This is an optimization exercise on Yosys and OpenROAD, whose aim is small area and a short achievable clock period, not a production implementation. Only simulation tests tie the RTL to the original design; equivalence was not proved.

$ cat flow/run.sh
#!/bin/bash
# synth_recipe.tcl (not shown) runs the flow's synth.tcl, then flattens the netlist and writes it again
# the make line also repeats each setting of config.mk as NAME=value (left out here)
make -C /OpenROAD-flow-scripts/flow DESIGN_CONFIG=/design/flow/config.mk WORK_HOME=/design/flow/orfs CLKGATE_MAP_FILE= SYNTH_SCRIPT=/design/flow/synth_recipe.tcl finish
$ cat flow/config.mk
export PLATFORM = sky130hd
export DESIGN_NAME = cordic_main
export DESIGN_NICKNAME = cordic_main
export VERILOG_FILES = /design/flow/design.v
export SDC_FILE = /design/flow/constraint.sdc
export NUM_CORES = 4
export LEC_CHECK = 0
export CAP_MARGIN = 20
export CORE_MARGIN = 2
export CORE_UTILIZATION = 40
export SLEW_MARGIN = 20
$ cat flow/constraint.sdc
create_clock -name core_clock -period 9.0 [get_ports {clk}]
set_input_delay 1.8000 -clock core_clock [delete_from_list [all_inputs] [get_ports {clk}]]
set_output_delay 1.8000 -clock core_clock [all_outputs]
set_load 0.01 [all_outputs]
$ cat flow/design.v
`timescale 1ns / 1ps
module fa(output s, output cout, input a, input b, input c_in);
wire w1,w2,w3;
xor G1(s,a,b,c_in);
and G3(w1,a,b);
and G4(w2,a,c_in);
and G5(w3,b,c_in);
or G6(cout,w1,w2,w3);
endmodule
`timescale 1ns / 1ps
module xor_m(output xor_out,input aip,input bip);
xor xg(xor_out,aip,bip);
endmodule
`timescale 1ns / 1ps
module flipflop(output reg q,input d,input clk,input reset);
always @(posedge clk or posedge reset)
begin
if(reset == 1)
   q<= 0;
else 
   q<= d;
end
endmodule
`timescale 1ns / 1ps
module register_22bit(output[21:0] Q,input [21:0] D,input clk,input reset);
genvar i; generate
for(i=0;i<22;i=i+1) begin:loop	
 flipflop d(Q[i],D[i],clk,reset);
end endgenerate
endmodule
`timescale 1ns / 1ps
module fulladder_22bit(output [21:0]sum,input [21:0]a,input [21:0]b,input cin);
wire [21:0]c_out;
fa s0(sum[0],c_out[0],a[0],b[0],cin);
genvar j; generate
for (j=1;j<22;j=j+1)begin:adders
fa s1(sum[j],c_out[j],a[j],b[j],c_out[j-1]);
end endgenerate
endmodule
`timescale 1ns / 1ps
module pipe_2(output [21:0]xro,output [21:0]yro,output [21:0]zro,input [21:0]x,input [21:0]y,input [21:0]z,input [21:0]xa,input [21:0]ya,input [21:0]atan,input clk,input reset);
wire [21:0] tempx;
wire [21:0] tempy;
wire [21:0] tempz;
wire [21:0] xr;
wire [21:0] yr;
wire [21:0] zr;
wire cin;
not g0(cin,y[21]);
genvar p;
generate
for(p=0;p<22;p=p+1)begin:p1
 xor_m m1(tempx[p],ya[p],cin);
 xor_m m2(tempy[p],xa[p],cin);
 xor_m m3(tempz[p],atan[p],y[21]);
end endgenerate
fulladder_22bit ax(xr,x,tempx,cin);
fulladder_22bit ay(yr,y,tempy,cin);
fulladder_22bit az(zr,z,tempz,y[21]);
register_22bit rx(xro,xr,clk,reset);
register_22bit ry(yro,yr,clk,reset);
register_22bit rz(zro,zr,clk,reset);
endmodule
`timescale 1ns / 1ps
module pipe_1 #(parameter SH=4) (output [21:0] xro,output [21:0] yro,output [21:0]zro,input [21:0]x,input [21:0]y,input [21:0]z,input [21:0]xa,input [21:0]ya,input [21:0]atanh,input clk,input reset);
wire [21:0] xr1;
wire [21:0] yr1;
wire [21:0] zr1;
pipe_2 one(xr1,yr1,zr1,x,y,z,xa,ya,atanh,clk,reset);
pipe_2 two(xro,yro,zro,xr1,yr1,zr1,{{SH{xr1[21]}},xr1[21:SH]},{{SH{yr1[21]}},yr1[21:SH]},atanh,clk,reset);
endmodule
`timescale 1ns / 1ps
module cordic_main(output [21:0]xout,output [21:0]yout,output [21:0]zout,input [21:0]xo,input [21:0]yo,input [21:0]zo,input clk,input reset);
wire [21:0]x[1:15];
wire [21:0]y[1:15];
wire [21:0]z[1:15];
wire [21:0]atanh[1:14];
assign x[1][21:0]=xo;
assign y[1][21:0]=yo;
assign z[1][21:0]=zo;
assign atanh[1]=22'b0000010001100100111110;   
assign atanh[2]=22'b0000001000001011000101;
assign atanh[3]=22'b0000000100000001010110;
assign atanh[4]=22'b0000000010000000001010;
assign atanh[5]=22'b0000000001000000000001;
assign atanh[6]=22'b0000000000100000000000;
assign atanh[7]=22'b0000000000010000000000;
assign atanh[8]=22'b0000000000001000000000; 
assign atanh[9]=22'b0000000000000100000000;
assign atanh[10]=22'b0000000000000010000000;
assign atanh[11]=22'b0000000000000001000000;
assign atanh[12]=22'b0000000000000000100000;
assign atanh[13]=22'b0000000000000000010000;
assign atanh[14]=22'b0000000000000000001000;
genvar i; generate
for (i=1;i<15;i=i+1)begin:f1
 if(i==4 | i==13)
  pipe_1 #(.SH(i)) casep1(x[i+1],y[i+1],z[i+1],x[i],y[i],z[i],{{i{x[i][21]}},x[i][21:i]},{{i{y[i][21]}},y[i][21:i]},atanh[i],clk,reset);
 else 
  pipe_2 casep2(x[i+1],y[i+1],z[i+1],x[i],y[i],z[i],{{i{x[i][21]}},x[i][21:i]},{{i{y[i][21]}},y[i][21:i]},atanh[i],clk,reset);
  end
endgenerate
assign xout=x[15];
assign yout=y[15];
assign zout=z[15];
endmodule
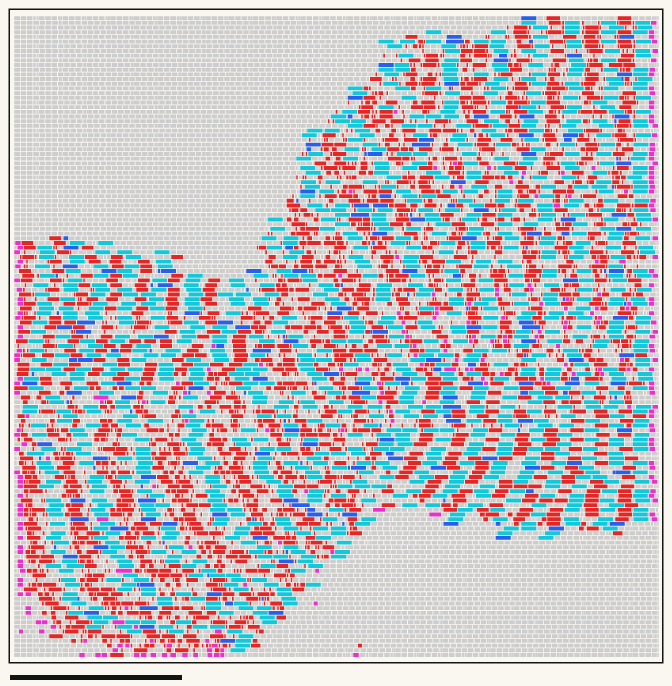
cell_classes.png
The bar under the picture is 100 microns long. Fill, decap, tap and diode cells in grey.
[other buffers and delay cells] magenta | cells: 255 | share of their area: 3.8%
[clock drivers and dummy loads] blue | cells: 205 | share of their area: 6.0%
[all other logic] red | cells: 3003 | share of their area: 48%
[flip-flops] cyan | cells: 1056 | share of their area: 42%

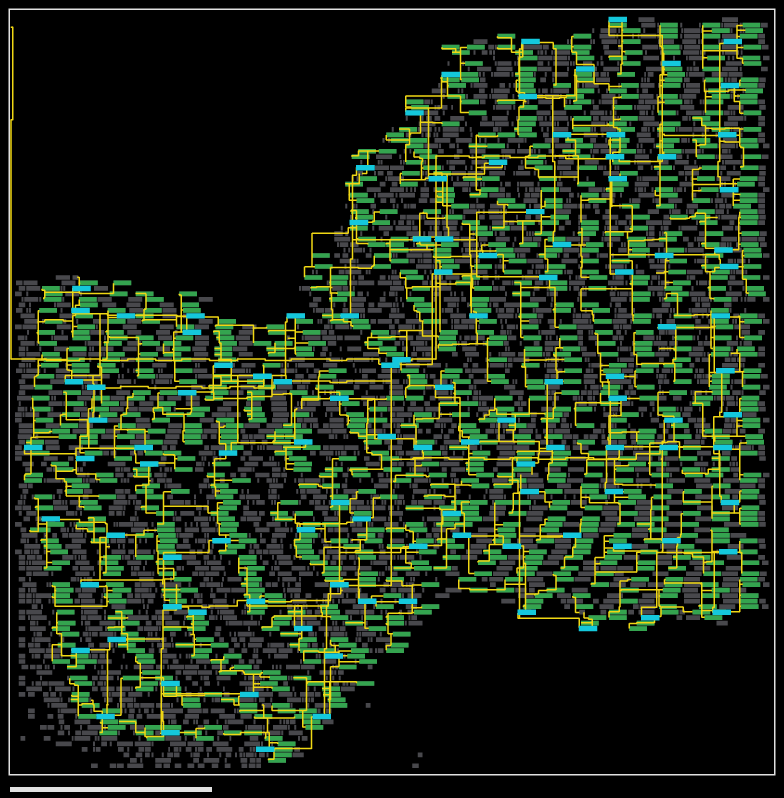
clock_map.png
The bar under the picture is 100 microns long.
[clock wires] yellow | length: 12400 microns
[flip-flops] green | count: 1056
[cells driving clock nets] cyan | count: 112
routed clock nets: 113
flops lie: all over the die

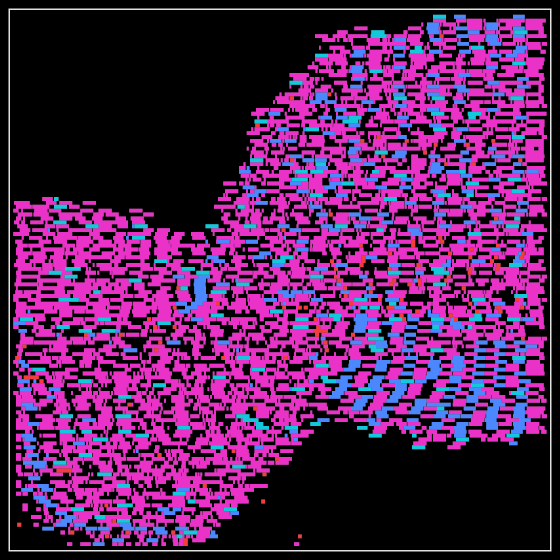
drive_strength.png
[drive 1 or less] magenta | cells: 3811
[drive 3 to 4] red | cells: 120
[drive 2] blue | cells: 430
[drive 6 and up] cyan | cells: 158

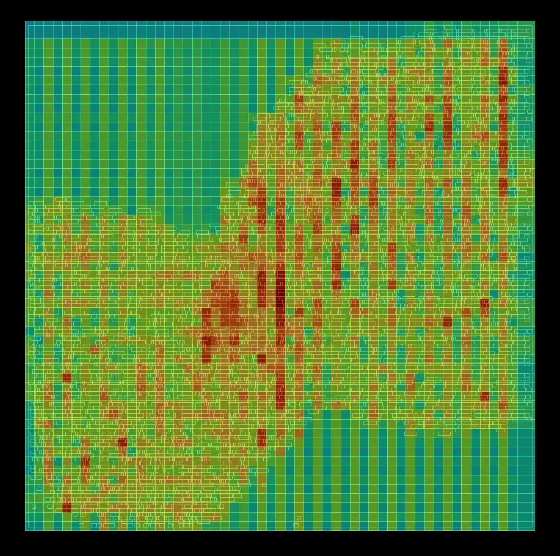
final_congestion.png
grt peak-use layer: met2
GRT Resource Usage Total: 0.119

==> flow_summary.html <==
<table>
<tr><th>Metric</th><th>Value</th></tr>
<tr><th colspan="2">STA</th></tr>
<tr><td>Highest attainable clock frequency</td><td>0.113 GHz</td></tr>
<tr><td>Slew headroom</td><td>0.403</td></tr>
<tr><td>Final-report hold violation count</td><td>0</td></tr>
<tr><td>Final Worst Setup Slack</td><td>114 ps</td></tr>
<tr><td>Final setup violating endpoints</td><td>0</td></tr>
<tr><td>Max-slew violation count</td><td>0</td></tr>
<tr><td>Part of the cycle the worst path needs</td><td>0.987</td></tr>
<tr><td>Setup Skew</td><td>72.8 ps</td></tr>
<tr><td>Final Critical Period</td><td>8890 ps</td></tr>
<tr><td>Transition time at the pin with the least slew margin</td><td>895 ps</td></tr>
<tr><th colspan="2">Clock network</th></tr>
<tr><td>Number of levels in the clock H-tree</td><td>3</td></tr>
<tr><td>Master cell of the clock root buffer</td><td>sky130_fd_sc_hd__clkbuf_16</td></tr>
<tr><td>Clock insertion delay at the later pin of the skew report</td><td>740 ps</td></tr>
<tr><td>Clock tree from TritonCTS</td><td>yes</td></tr>
<tr><td>Count of hold buffers inserted by post-cts repair</td><td>0</td></tr>
<tr><td>Num CTS Buffers</td><td>112</td></tr>
<tr><td>Clock transition at the registers of the reported paths</td><td>60 ps</td></tr>
<tr><td>Clock tree buffer depth</td><td>3</td></tr>
<tr><th colspan="2">Placement</th></tr>
<tr><td>Detailed placer's ending HPWL</td><td>61.3 mm</td></tr>
<tr><td>Number of buffers inserted by port buffering</td><td>133</td></tr>
<tr><td>Final weighted congestion in routability-driven placement</td><td>0.829</td></tr>
<tr><td>Placement Setup Slack</td><td>-1320 ps</td></tr>
<tr><td>Placed inst area</td><td>59900 sq um</td></tr>
<tr><th colspan="2">Logic synthesis</th></tr>
<tr><td>Cell types occupying the most area after synthesis</td><td>sky130_fd_sc_hd__dfrtp_1 (47%), sky130_fd_sc_hd__fa_1 (29%), sky130_fd_sc_hd__inv_1 (9.3%)</td></tr>
<tr><td>Netlist cell types</td><td>17</td></tr>
<tr><td>Async S/R FF share, synth</td><td>1.00</td></tr>
<tr><td>Library cell with the largest summed area after synthesis</td><td>sky130_fd_sc_hd__dfrtp_1</td></tr>
<tr><td>Most frequent cells after synthesis</td><td>sky130_fd_sc_hd__inv_1 (1391), sky130_fd_sc_hd__dfrtp_1 (1056), sky130_fd_sc_hd__fa_1 (819)</td></tr>
<tr><td>Count of flip-flops with a built-in enable after synthesis</td><td>0</td></tr>
<tr><td>Count of warnings emitted by yosys</td><td>2</td></tr>
<tr><td>#FFs+latches synth</td><td>1056</td></tr>
<tr><td>Most common cell in the synthesized netlist</td><td>sky130_fd_sc_hd__inv_1</td></tr>
<tr><td>Share of the yosys chip area belonging to registers</td><td>0.470</td></tr>
<tr><td>Main flop type after synthesis</td><td>sky130_fd_sc_hd__dfrtp_1</td></tr>
<tr><td>Mapped cell area</td><td>56200 sq um</td></tr>
<tr><td>Average cell area after synthesis</td><td>13.4 sq um</td></tr>
<tr><td>Synth Net Count</td><td>5223</td></tr>
<tr><td>Gate Count Post-Synth</td><td>4182</td></tr>
<tr><td>Area share of the leading cell type in the synthesized netlist</td><td>0.470</td></tr>
<tr><th colspan="2">Die</th></tr>
<tr><td>Row count</td><td>137</td></tr>
<tr><td>Overall die width</td><td>379 microns</td></tr>
<tr><td>Std-Cell Core Area</td><td>140000 sq um</td></tr>
<tr><td>Number of top-level pins</td><td>134</td></tr>
<tr><td>Area of the die</td><td>143000 sq um</td></tr>
<tr><td>Initial core utilization</td><td>0.403</td></tr>
<tr><th colspan="2">Finish</th></tr>
<tr><td>Area Growth Syn to Fin</td><td>15.3%</td></tr>
<tr><td>Layout cell share with drive strength beyond 1</td><td>0.157</td></tr>
<tr><td>FILL cells</td><td>12400</td></tr>
<tr><td>Number of nets in the layout</td><td>5469</td></tr>
<tr><td>Final core utilization</td><td>0.464</td></tr>
<tr><td>Final Cell Area</td><td>64800 sq um</td></tr>
<tr><th colspan="2">Drt</th></tr>
<tr><td>Routed Wire Length</td><td>77.9 mm</td></tr>
<tr><td>DR iter-0 viols</td><td>781</td></tr>
<tr><td>Post-route ant nets</td><td>0</td></tr>
<tr><td>First-pass DRT Iterations</td><td>4</td></tr>
<tr><td>Detail-routed net length per standard cell</td><td>12.2 microns</td></tr>
<tr><td>Routed via count divided by cell count</td><td>3.91</td></tr>
<tr><td>Post-route DRC</td><td>0</td></tr>
<tr><td>Routed via count</td><td>25000</td></tr>
<tr><th colspan="2">Critical path</th></tr>
<tr><td>Cell repeated most along the worst path</td><td>sky130_fd_sc_hd__fa_2</td></tr>
<tr><td>Setup slack of the most critical reg-to-reg path</td><td>240 ps</td></tr>
<tr><td>Longest individual stage delay on the worst path</td><td>520 ps</td></tr>
<tr><td>Kind of cell adding the most delay to the critical path</td><td>adder cells</td></tr>
<tr><td>Category of the worst setup path capture point</td><td>flip-flop</td></tr>
<tr><td>Cell breakdown of the critical path</td><td>buf_4 -&gt; buf_4 -&gt; xor2_2 -&gt; fa_2 -&gt; fa_2 -&gt; fa_2 -&gt; fa_2 -&gt; fa_2 -&gt; fa_2 -&gt; fa_2 -&gt; fa_2 -&gt; fa_2 -&gt; fa_2 -&gt; fa_2 -&gt; fa_2 -&gt; fa_2 -&gt; fa_2 -&gt; fa_2 -&gt; fa_2 -&gt; fa_2 -&gt; fa_2 -&gt; fa_2 -&gt; fa_2 -&gt; inv_1</td></tr>
<tr><td>Buffers plus inverters on the worst setup path</td><td>3</td></tr>
<tr><td>Highest-delay cell along the critical path</td><td>sky130_fd_sc_hd__fa_2</td></tr>
<tr><td>Startpoint Class</td><td>primary input</td></tr>
<tr><td>Critical path peak fanout</td><td>4</td></tr>
<tr><td>Arr. time, crit path</td><td>9490 ps</td></tr>
<tr><td>Kind of critical path</td><td>primary input to flip-flop</td></tr>
<tr><td>Req. time, crit path</td><td>9610 ps</td></tr>
<tr><th colspan="2">Status</th></tr>
<tr><td>Status</td><td>no timing/DRC/antenna violations</td></tr>
<tr><th colspan="2">GRT</th></tr>
<tr><td>Via count of the first global-routing pass</td><td>28700</td></tr>
<tr><td>Antenna violations before repair</td><td>13</td></tr>
<tr><td>Pin count of the biggest net entering global routing</td><td>171</td></tr>
<tr><td>Global-route wire length before repair</td><td>136 mm</td></tr>
<tr><td>Total congestion overflow after global routing</td><td>0</td></tr>
<tr><th colspan="2">Job</th></tr>
<tr><td>Number of max-capacitance violations reported</td><td>0</td></tr>
<tr><th colspan="2">Hold path</th></tr>
<tr><td>Type of the tightest min-delay check</td><td>flip-flop to flip-flop</td></tr>
</table>
-- path summary, 6_finish.rpt --
kind	endpoint	cells after the start	from
max	f1[1].genblk1.casep2.ry.loop[20].d.q	24	yo[21]
min	f1[4].genblk1.casep1.two.rz.loop[1].d.q	1	f1[4].genblk1.casep1.one.rz.loop[1].d.q
max reg2reg	f1[13].genblk1.casep1.two.rz.loop[21].d.q	24	f1[13].genblk1.casep1.one.ry.loop[21].d.q
min reg2reg	f1[4].genblk1.casep1.two.rz.loop[1].d.q	1	f1[4].genblk1.casep1.one.rz.loop[1].d.q
max in group asynchronous	f1[5].genblk1.casep2.ry.loop[21].d.q	4	reset
min in group asynchronous	f1[5].genblk1.casep2.ry.loop[0].d.q	2	reset
-- cell families (layout without fill, tap and decap cells) --
kind of cell	after synthesis	in the layout	share of synthesized area
AO/OA/AOI/OAI	44	44	0.00414
XOR/XNOR	539	539	0.0840
AND/OR/NAND/NOR	56	56	0.00419
other	0	1	0
buffers and inverters	1514	1851	0.111
adder cells (fa/ha/maj)	973	973	0.326
flip-flops	1056	1056	0.470
-- what timing repair did --
item / in CTS / in global routing
pin swaps: 20 / 53
endpoints found under the setup margin: 60 / 48
cloned: 0 / 1
setup buffers: 0 / 4
gates resized for setup: 283 / 102
-- area by class of cell --
| type | count | area [sq um] | area share |
|---|---|---|---|
| Tap cell | 1876 | 2350 | 0.0363 |
| Timing Repair Buffer | 255 | 2360 | 0.0364 |
| Clock buffer | 159 | 3170 | 0.0489 |
| Antenna cell | 1 | 2.50 | 0.0000386 |
| Clock inverter | 46 | 592 | 0.00914 |
| Inverter | 1391 | 5230 | 0.0807 |
| Multi-Input combinational cell | 1612 | 24600 | 0.380 |
| Sequential cell | 1056 | 26400 | 0.408 |
-- flip-flops by register name (all words and copies together), names as in the netlist --
register / cells
f1.genblk1.casep2.rx.loop.d.q: 264
f1.genblk1.casep2.ry.loop.d.q: 264
f1.genblk1.casep2.rz.loop.d.q: 264
f1.genblk1.casep1.one.rx.loop.d.q: 44
f1.genblk1.casep1.one.ry.loop.d.q: 44
f1.genblk1.casep1.one.rz.loop.d.q: 44
f1.genblk1.casep1.two.rx.loop.d.q: 44
f1.genblk1.casep1.two.ry.loop.d.q: 44
f1.genblk1.casep1.two.rz.loop.d.q: 44
-- layer usage --
layer	wire, microns	part of all wire	vias up	global-route usage
li1	-	-	11900	-
met4	2210	0.028	6	0.0367
met2	43200	0.55	298	0.225
met5	48	0.00062	-	0
met3	3030	0.039	142	0.0246
met1	29400	0.38	12700	0.134
-- through the flow --
stage	setup TNS (ps)	instances	hold slack [ps]
final	0	6396	418
after global routing	-74.1	6395	443
after CTS	0	6391	418
after detailed placement	-38670	6186	410
after global placement	-35210	6186	410
after floorplan	-7824140	4182	395
-- cells in the final DEF (no fill, tap or decap), types with 24 or more instances in the layout --
cell and count:
sky130_fd_sc_hd__a21oi_1 24, sky130_fd_sc_hd__clkinv_2 26, sky130_fd_sc_hd__nor2_1 31, sky130_fd_sc_hd__inv_1 1387, sky130_fd_sc_hd__clkdlybuf4s50_1 128, sky130_fd_sc_hd__clkbuf_1 28, sky130_fd_sc_hd__ha_1 153, sky130_fd_sc_hd__fa_1 479
sky130_fd_sc_hd__xnor2_1 60, sky130_fd_sc_hd__fa_2 340, sky130_fd_sc_hd__dfrtp_1 1041, sky130_fd_sc_hd__clkbuf_16 113, sky130_fd_sc_hd__buf_4 113, sky130_fd_sc_hd__xor2_1 453

==> separate check: timing with driven ports <==
No port has a modelled driver above. Below, the same layout with a new extraction and two added sets of constraints.
Step 1 sets driving cells, clkbuf_16 on the clock port and buf_2 on the other inputs (assumed; they add their load-dependent delay and slew).
Step 2 also shifts input and output timing later by t, the mid clock arrival at the registers, as if the neighbouring blocks saw the same clock.
Slacks: ideal / step 1 / step 2; pairs: ideal / step 1.
t (ns): 0.776
setup slack, ns: 0.114 / 0.087 / -0.688
latest minus earliest clock arrival (ns): 0.074 / 0.073
cell pins on the clock port's net: 1
With both steps, setup timing fails in this run, where it was met with ideal ports. For this run, drivers alone change the setup slack by -0.027 ns; drivers and shift together by -0.802 ns.
